From an optimization exercise on the open Yosys and OpenROAD flow, aimed at small area and a short achievable clock period; shortcuts taken in it are not production practice.
The RTL was checked by simulation tests, not by an equivalence proof against the original design.

==> images/by_instance.png <==
Other sequential cells in the stronger gray, the rest of the logic in the fainter gray.
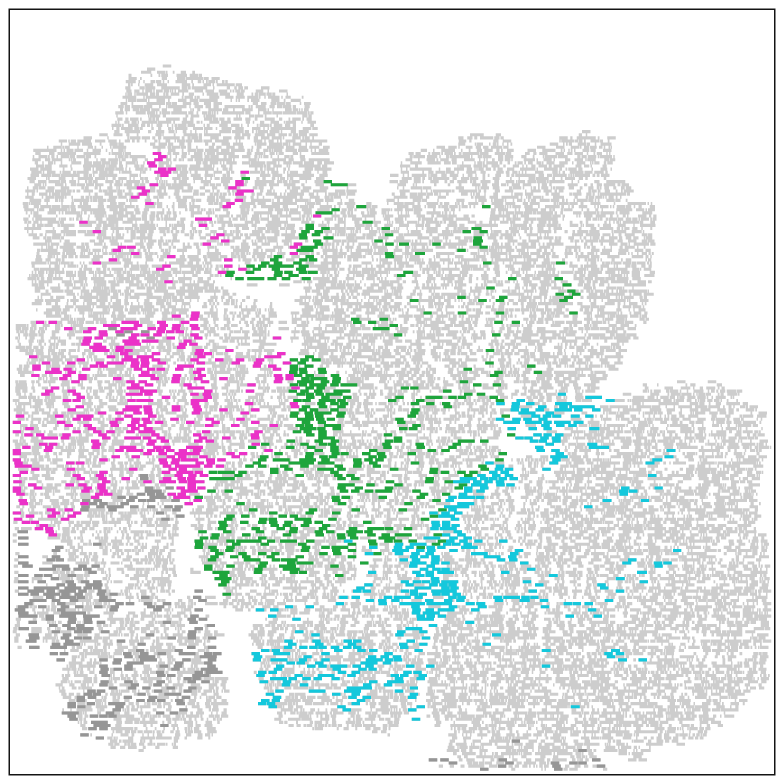
==> images/placement.png <==
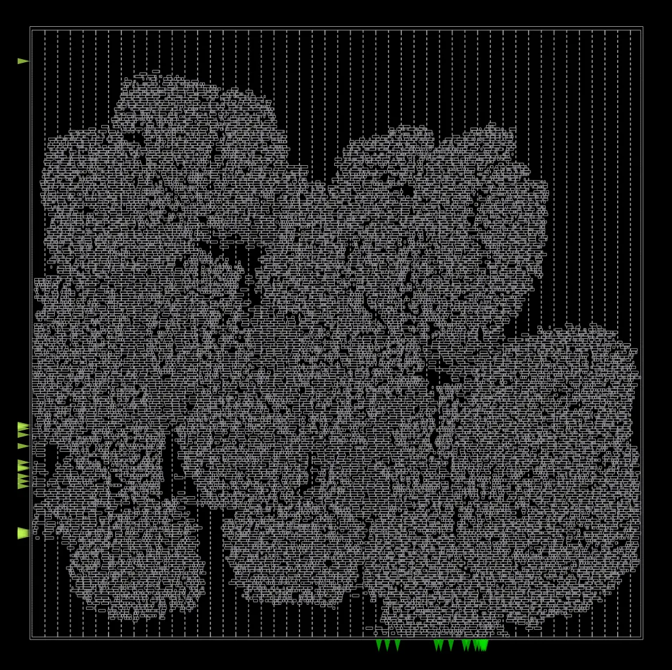
$ cat flow/design.v
`timescale 1ns/1ps
module latency #(
	parameter	LAT		= 1,
	parameter	DSIZE	= 1
)(
	input				clk		,
	input				rst_n	,
	input [DSIZE-1:0]	d		,
	output[DSIZE-1:0]	q
);
reg [LAT*DSIZE-1:0]	sr;
generate
if(LAT == 1)begin:ONE
always@(posedge clk,negedge rst_n)
	if(~rst_n)	sr	<= {(LAT*DSIZE){1'b0}};
	else		sr	<= d;
end else begin:MANY
always@(posedge clk,negedge rst_n)
	if(~rst_n)	sr	<= {(LAT*DSIZE){1'b0}};
	else		sr	<= {sr[(LAT-1)*DSIZE-1:0], d};
end
endgenerate
assign	q	= sr[LAT*DSIZE-1-:DSIZE];
endmodule
`timescale 1ns/1ps
module hyperbola_radix4_ratation_bothone #(
	parameter	DSIZE	= 17
)(
	input						clock		,
	input [DSIZE-1:0]			IX			, 
	input signed[DSIZE-1:0]		IY			, 
	input [5:0]					rotation	,
	input [DSIZE-1:0]			K			,
	output[DSIZE-1:0]			OX          ,
	output signed[DSIZE-1:0]	OY          ,
	output [5:0]				next_rott	,
	output[DSIZE-1:0]			next_K
);
reg [DSIZE-2:0]	Y_abs;
always@(posedge clock)begin
	Y_abs	<= IY[DSIZE-1]? -IY : IY;
end
reg	[DSIZE-1:0]	RX_lat1;
always@(posedge clock)
	RX_lat1	<= IX >>> rotation;
reg[DSIZE-1:0]	X_1_2_A;
reg[DSIZE-1:0]	X_1_4_A;
reg[DSIZE-1:0]	X_1_8_A;
reg[DSIZE-1:0]	X_1_16_A;
always@(posedge clock)begin
	X_1_2_A	<= Y_abs - (RX_lat1>>>0);
	X_1_4_A	<= Y_abs - (RX_lat1>>>1);
	X_1_8_A	<= Y_abs - (RX_lat1>>>2);
	X_1_16_A<= Y_abs - (RX_lat1>>>3);
end
reg[DSIZE-2:0]	ABS_X_1_2_A;
reg[DSIZE-2:0]	ABS_X_1_4_A;
reg[DSIZE-2:0]	ABS_X_1_8_A;
reg[DSIZE-2:0]	ABS_X_1_16_A; 
always@(posedge clock)begin
	ABS_X_1_2_A		<= X_1_2_A	[DSIZE-1]? (2**(DSIZE-1))-X_1_2_A 	[DSIZE-2:0] : X_1_2_A	[DSIZE-2:0];		
	ABS_X_1_4_A     <= X_1_4_A	[DSIZE-1]? (2**(DSIZE-1))-X_1_4_A	[DSIZE-2:0] : X_1_4_A	[DSIZE-2:0];
	ABS_X_1_8_A     <= X_1_8_A	[DSIZE-1]? (2**(DSIZE-1))-X_1_8_A	[DSIZE-2:0] : X_1_8_A	[DSIZE-2:0];
	ABS_X_1_16_A    <= X_1_16_A [DSIZE-1]? (2**(DSIZE-1))-X_1_16_A  [DSIZE-2:0] : X_1_16_A  [DSIZE-2:0];
end
reg [5:0]	cmp_x_n;
always@(posedge clock)begin
	cmp_x_n[5]	<= ABS_X_1_2_A <= ABS_X_1_4_A;
	cmp_x_n[4]	<= ABS_X_1_2_A <= ABS_X_1_8_A;
	cmp_x_n[3]	<= ABS_X_1_2_A <= ABS_X_1_16_A;
	cmp_x_n[2]	<= ABS_X_1_4_A <= ABS_X_1_8_A;
	cmp_x_n[1]	<= ABS_X_1_4_A <= ABS_X_1_16_A;
	cmp_x_n[0]	<= ABS_X_1_8_A <= ABS_X_1_16_A;
end
wire[DSIZE-1:0]			X_lat3;
wire signed[DSIZE-1:0]	Y_lat3;
latency #(
	.LAT		(3),
	.DSIZE		(DSIZE)
)X_lat_inst(
	.clk		(clock		),
	.rst_n		(1'b1		),
	.d			(IX			),
	.q			(X_lat3		)
);
latency #(
	.LAT		(3),
	.DSIZE		(DSIZE)
)Y_lat_inst(
	.clk		(clock		),
	.rst_n		(1'b1		),
	.d			(IY			),
	.q			(Y_lat3		)
);
wire[DSIZE-1:0]			X_lat4;
wire signed[DSIZE-1:0]	Y_lat4;
latency #(
	.LAT		(1),
	.DSIZE		(DSIZE)
)X_lat4_inst(
	.clk		(clock		),
	.rst_n		(1'b1		),
	.d			(X_lat3		),
	.q			(X_lat4		)
);
latency #(
	.LAT		(1),
	.DSIZE		(DSIZE)
)Y_lat4_inst(
	.clk		(clock		),
	.rst_n		(1'b1		),
	.d			(Y_lat3		),
	.q			(Y_lat4		)
);
wire [5:0]	rott_lat4;
wire [5:0]	rott_lat3;
latency #(
	.LAT		(3),
	.DSIZE		(6)
)R_lat4_int(
	.clk		(clock		),
	.rst_n		(1'b1		),
	.d			(rotation	),
	.q			(rott_lat3	)
);
latency #(
	.LAT		(1),
	.DSIZE		(6)
)R_lat4_inst(
	.clk		(clock		),
	.rst_n		(1'b1		),
	.d			(rott_lat3	),
	.q			(rott_lat4	)
);
reg [DSIZE-1:0]	RX,RY;
always@(posedge clock)begin
	RX	<= X_lat3 >>> rott_lat3;
	if(Y_lat3[DSIZE-1])
		RY	<= -Y_lat3 >> rott_lat3;
	else
		RY	<=  Y_lat3 >> rott_lat3;
end
wire[DSIZE-1:0]	K_lat4;
latency #(
	.LAT		(4),
	.DSIZE		(DSIZE)
)K_lat4_int(
	.clk		(clock		),
	.rst_n		(1'b1		),
	.d			(K			),
	.q			(K_lat4		)
);
localparam [DSIZE-1:0]
	K0	= 1					  * (2**(DSIZE-1)),
	K1	= 1.154700538379252	  * (2**(DSIZE-1)),
   	K2	= 1.032795558988644   * (2**(DSIZE-1)),
   	K3	= 1.007905261357939   * (2**(DSIZE-1)),
   	K4	= 1.001958865736239   * (2**(DSIZE-1)),
   	K5	= 1.000488639169156   * (2**(DSIZE-1)),
   	K6	= 1.000122092668790   * (2**(DSIZE-1)),
   	K7	= 1.000030518975180   * (2**(DSIZE-1)),
   	K8	= 1.000007629481844   * (2**(DSIZE-1)),
   	K9	= 1.000001907354090   * (2**(DSIZE-1)),
   	K10	= 1.000000476837499   * (2**(DSIZE-1)),
   	K11	= 1.000000119209311   * (2**(DSIZE-1)),
   	K12	= 1.000000029802324   * (2**(DSIZE-1)),
   	K13	= 1.000000007450581   * (2**(DSIZE-1)),
   	K14	= 1.000000001862645   * (2**(DSIZE-1)),
   	K15	= 1.000000000465661   * (2**(DSIZE-1)),
   	K16	= 1.000000000116415   * (2**(DSIZE-1)),
   	K17	= 1.000000000029104   * (2**(DSIZE-1)),
   	K18	= 1.000000000007276   * (2**(DSIZE-1)),
   	K19	= 1.000000000001819   * (2**(DSIZE-1)),
   	K20	= 1.000000000000455   * (2**(DSIZE-1));
wire [DSIZE-1:0]	kceoff [0:20];
assign		kceoff[0 ]	= K0	;
assign		kceoff[1 ]	= K1	;
assign	   	kceoff[2 ]	= K2	;
assign	   	kceoff[3 ]	= K3	;
assign	   	kceoff[4 ]	= K4	;
assign	   	kceoff[5 ]	= K5	;
assign	   	kceoff[6 ]	= K6	;
assign	   	kceoff[7 ]	= K7	;
assign	   	kceoff[8 ]	= K8	;
assign	   	kceoff[9 ]	= K9	;
assign	   	kceoff[10]	= K10	;
assign	   	kceoff[11]	= K11	;
assign	   	kceoff[12]	= K12	;
assign	   	kceoff[13]	= K13	;
assign	   	kceoff[14]	= K14	;
assign	   	kceoff[15]	= K15	;
assign	   	kceoff[16]	= K16	;
assign	   	kceoff[17]	= K17	;
assign	   	kceoff[18]	= K18	;
assign	   	kceoff[19]	= K19	;
assign	   	kceoff[20]	= K20	;
reg [DSIZE-1:0]	K_c[4:1];
always@(posedge clock)begin
	K_c[4]	<= kceoff[rott_lat3+0];
	K_c[3]	<= kceoff[rott_lat3+1];
	K_c[2]	<= kceoff[rott_lat3+2];
	K_c[1]	<= kceoff[rott_lat3+3]; 
end
reg	[DSIZE-1:0]			x_reg,y_reg;
reg	[5:0]				n_r;
reg	[DSIZE*2-1:0]		ok_reg;
always@(posedge clock)begin
	casex(cmp_x_n)
	6'b111xxx:begin
		x_reg	<= X_lat4 - (RY>>>0);
		y_reg	<= Y_lat4[DSIZE-1]? Y_lat4 + (RX>>>0) : Y_lat4 - (RX>>>0);
		n_r		<= rott_lat4 + 6'd1;
		ok_reg	<= K_lat4 * K_c[4];
	end
	6'b0xx11x:begin
		x_reg	<= X_lat4 - (RY>>>1);
		y_reg	<= Y_lat4[DSIZE-1]? Y_lat4 + (RX>>>1) : Y_lat4 - (RX>>>1);
		n_r		<= rott_lat4 + 6'd2;
		ok_reg	<= K_lat4 * K_c[3];
	end
	6'bx0x0x1:begin
		x_reg	<= X_lat4 - (RY>>>2);
		y_reg	<= Y_lat4[DSIZE-1]? Y_lat4 + (RX>>>2) : Y_lat4 - (RX>>>2);
		n_r		<= rott_lat4 + 6'd3;
		ok_reg	<= K_lat4 * K_c[2];
	end
	6'bxx0x00:begin
		x_reg	<= X_lat4 - (RY>>>3);
		y_reg	<= Y_lat4[DSIZE-1]? Y_lat4 + (RX>>>3) : Y_lat4 - (RX>>>3);
		n_r		<= rott_lat4 + 6'd4;
		ok_reg	<= K_lat4 * K_c[1];
	end
	default:begin
		x_reg	<= X_lat4;
		y_reg	<= Y_lat4;
		n_r		<= rott_lat4 + 6'd5;
		ok_reg	<= K_lat4 * K0;
	end
	endcase
end
assign	OX			= x_reg;
assign	OY			= y_reg;
assign	next_rott	= n_r;
assign	next_K		= ok_reg[DSIZE-1+:DSIZE];
endmodule
`timescale 1ns/1ps
module cordic_sqrt #(
	parameter	DSIZE	= 16
)(
	input				clock	,
	input				rst_n   ,
	input [DSIZE-1:0]	d       ,
	output[DSIZE-1:0]	q       
);
reg [DSIZE:0]		X0;		 
reg	[DSIZE:0]		Y0;		 
always@(posedge clock,negedge rst_n)begin
	if(~rst_n)begin
		X0	<= {(DSIZE+2){1'b0}};
		Y0	<= {(DSIZE+1){1'b0}};
	end else begin
		X0	<= d + ((2**DSIZE)/4);
		Y0	<= d - ((2**DSIZE)/4);
end end
wire[DSIZE:0]	X			[4:0];
wire[DSIZE:0]	Y			[4:0];
wire[5:0]		rott		[4:0];
wire[DSIZE:0]	K			[4:0];
assign	rott[0]	= 6'd1;
assign	X[0]	= X0;
assign	Y[0]	= Y0;
assign	K[0]	= 2**DSIZE;
hyperbola_radix4_ratation_bothone #(
	.DSIZE		(DSIZE+1		)
)hyperbola_radix4_ratation_inst1(
 	.clock		(clock			),
 	.IX			(X   [0]		),	 
 	.IY			(Y   [0]		),	 
 	.rotation	(rott[0]		),
 	.K			(K   [0]		),
 	.OX         (X   [1]     	),
 	.OY         (Y   [1]     	),
 	.next_rott	(rott[1]		),
 	.next_K		(K   [1]		)
);
hyperbola_radix4_ratation_bothone #(
	.DSIZE		(DSIZE+1		)
)hyperbola_radix4_ratation_inst2(
 	.clock		(clock			),
 	.IX			(X   [1]		),	 
 	.IY			(Y   [1]		),	 
 	.rotation	(rott[1]		),
 	.K			(K   [1]		),
 	.OX         (X   [2]     	),
 	.OY         (Y   [2]     	),
 	.next_rott	(rott[2]		),
 	.next_K		(K   [2]		)
);
hyperbola_radix4_ratation_bothone #(
	.DSIZE		(DSIZE+1		)
)hyperbola_radix4_ratation_inst3(
 	.clock		(clock			),
 	.IX			(X   [2]		),	 
 	.IY			(Y   [2]		),	 
 	.rotation	(rott[2]		),
 	.K			(K   [2]		),
 	.OX         (X   [3]     	),
 	.OY         (Y   [3]     	),
 	.next_rott	(rott[3]		),
 	.next_K		(K   [3]		)
);
hyperbola_radix4_ratation_bothone #(
	.DSIZE		(DSIZE+1		)
)hyperbola_radix4_ratation_inst4(
 	.clock		(clock			),
 	.IX			(X   [3]		),	 
 	.IY			(Y   [3]		),	 
 	.rotation	(rott[3]		),
 	.K			(K   [3]		),
 	.OX         (X   [4]     	),
 	.OY         (Y   [4]     	),
 	.next_rott	(rott[4]		),
 	.next_K		(K   [4]		)
);
wire [DSIZE*2+1:0]	mul_result;
assign	mul_result = X[4] * K[4];
reg [DSIZE-1:0]		Q_reg;
always@(posedge clock)
	Q_reg	<= mul_result[(DSIZE)+:DSIZE];
assign	q	= Q_reg;
endmodule
$ cat flow/run.sh
#!/bin/bash
# synth_recipe.tcl (not shown) runs the flow's synth.tcl, then flattens the netlist and writes it again
# the make line also repeats each setting of config.mk as NAME=value (left out here)
make -C /OpenROAD-flow-scripts/flow DESIGN_CONFIG=/design/flow/config.mk WORK_HOME=/design/flow/orfs CLKGATE_MAP_FILE= SYNTH_SCRIPT=/design/flow/synth_recipe.tcl finish
$ cat flow/config.mk
export PLATFORM = sky130hd
export DESIGN_NAME = cordic_sqrt
export DESIGN_NICKNAME = cordic_sqrt
export VERILOG_FILES = /design/flow/design.v
export SDC_FILE = /design/flow/constraint.sdc
export NUM_CORES = 4
export LEC_CHECK = 0
export CAP_MARGIN = 20
export CORE_MARGIN = 2
export CORE_UTILIZATION = 40
export SLEW_MARGIN = 20
$ cat flow/constraint.sdc
create_clock -name core_clock -period 7.0 [get_ports {clock}]
set_input_delay 1.4000 -clock core_clock [delete_from_list [all_inputs] [get_ports {clock}]]
set_output_delay 1.4000 -clock core_clock [all_outputs]
set_load 0.01 [all_outputs]
==> summary.txt <==
Synthesis
  • Area leader, netlist: fa_1
  • Synthesized area: 175,000 um2
  • Synth Area in XOR/XNOR: 4.99%
  • Register bit total from synthesis: 1,759
  • Ys flop type: dfxtp_1
  • Yosys Warn Count: 28

Layout
  • Non-clk buf share: 2.56%
  • Layout area overhead: 9.84%
  • Multi-input combinational area share: 64.0%
  • Layout cells sized above 1: 5.90%
  • Fin area: 192,000 um2
  • Clock Buffer Count: 244
  • Sequential share of cell area: 18.5%

Timing
  • Unrepaired setup endpoints after global routing: true
  • Clk_skew: 0.0955 ns
  • Slew Viols, Final: 0
  • Final Worst Setup Slack: 0.243 ns
  • Final hold slack: 0.288 ns
  • Final min period: 6.76 ns
  • Worst slew pin tran: 1.11 ns
  • Final hold viol count: 0
  • Max_slew headroom: 25.6%

Global routing
  • Largest net degree at the start of global routing: 62
  • Global route total overflow: 0
  • GR met2 Demand/Resource: 35.4%

Setup path
  • Crit-path max cell delay: 0.58 ns
  • CP arrival: 7.52 ns
  • Slowest CP cell: dfxtp_1
  • Element type at the critical path start: register
  • Setup crit end kind: register
  • Max FO, Critical Path: 9
  • CP Depth: 21

Detailed routing
  • Post-DR wirelength/cell: 18.4 um
  • Drt drc: 0
  • Met2 wire len: 218,000 um
  • Routed Antenna Nets: 0
  • Top sig layer: met5

Floorplan
  • Die extent in y: 665 um

Clock network
  • Post_cts resized: 9
  • Post-CTS Setup Bufs: 0
  • Clock Latency Late Sink: 0.91 ns
  • CTS max path bufs: 4
  • H-Tree Depth: 4
  • Clock tree sinks: 1,759

Status
  • Outcome: timing/DRC/antenna clean

Flow run
  • Max Cap Viol: 0

Place
  • Count of buffers from port buffering: 33
  • Placed cells: 24,800

Worst hold path
  • Hold depth: 0
## Picture notes: by_instance.png
| color | scope | placed flops |
|---|---|---|
| green | `hyperbola_radix4_ratation_inst3` | 516 |
| magenta | `hyperbola_radix4_ratation_inst2` | 462 |
| cyan | `hyperbola_radix4_ratation_inst4` | 459 |
not colored: 322
Final Non-Filler Cells: 25,200
Core Util, Final: 44.2%

## Picture notes: placement.png
row cnt: 242
core box area: 435,000 um2
TAP cells: 5,734

## Yosys cell counts (20+ instances only)
master and n:
nor4_1 26, o21a_1 99, or2_2 35, nor3_1 181, nor2b_1 156, a211o_1 35, nand4_1 93, a31oi_1 61
nor2_1 794, o31ai_1 117, mux2i_1 119, o22ai_1 81, a222oi_1 69, a21oi_1 776, nand2_1 1587, o41ai_1 56
xor2_1 290, a31o_2 21, a41o_1 25, o21bai_1 54, fa_1 2138, clkbuf_1 546, a21boi_0 74, mux2_2 42
inv_1 3868, nand3_1 168, dfxtp_1 1740, ha_1 2405, a221oi_1 20, o21ai_0 661, a21o_1 198, or3_1 57
buf_1 46, a211oi_1 102, or4_1 50, o211ai_1 46, xnor2_1 704, o221ai_1 21, and2_1 921, a22oi_1 37
and3_1 113, o2111ai_1 36, nand2b_1 139

separate check: timing with driven ports:
No port has a modelled driver above. Below, the same layout with a new extraction and two added sets of constraints.
Step 1 sets driving cells, clkbuf_16 on the clock port and buf_2 on the other inputs (assumed; they add their load-dependent delay and slew).
Step 2, shift: input delay + t, output delay - t, t = (earliest + latest rising clock arrival at the registers) / 2. This alone moves slack from input paths to output paths.
Three values: no drivers, after step 1, after step 2; two values: the first two.
t (ns): 0.975
setup WS [ns]: 0.243 / 0.243 / 0.243
worst setup path at the end: register to register
slew at the worst register clock pin (ns): 0.08 / 0.08
worst data-port slew with drivers (ns): 0.06
After both steps setup and hold are still met in this run. For this run, drivers alone change the setup slack by 0.000 ns; drivers and shift together by 0.000 ns.
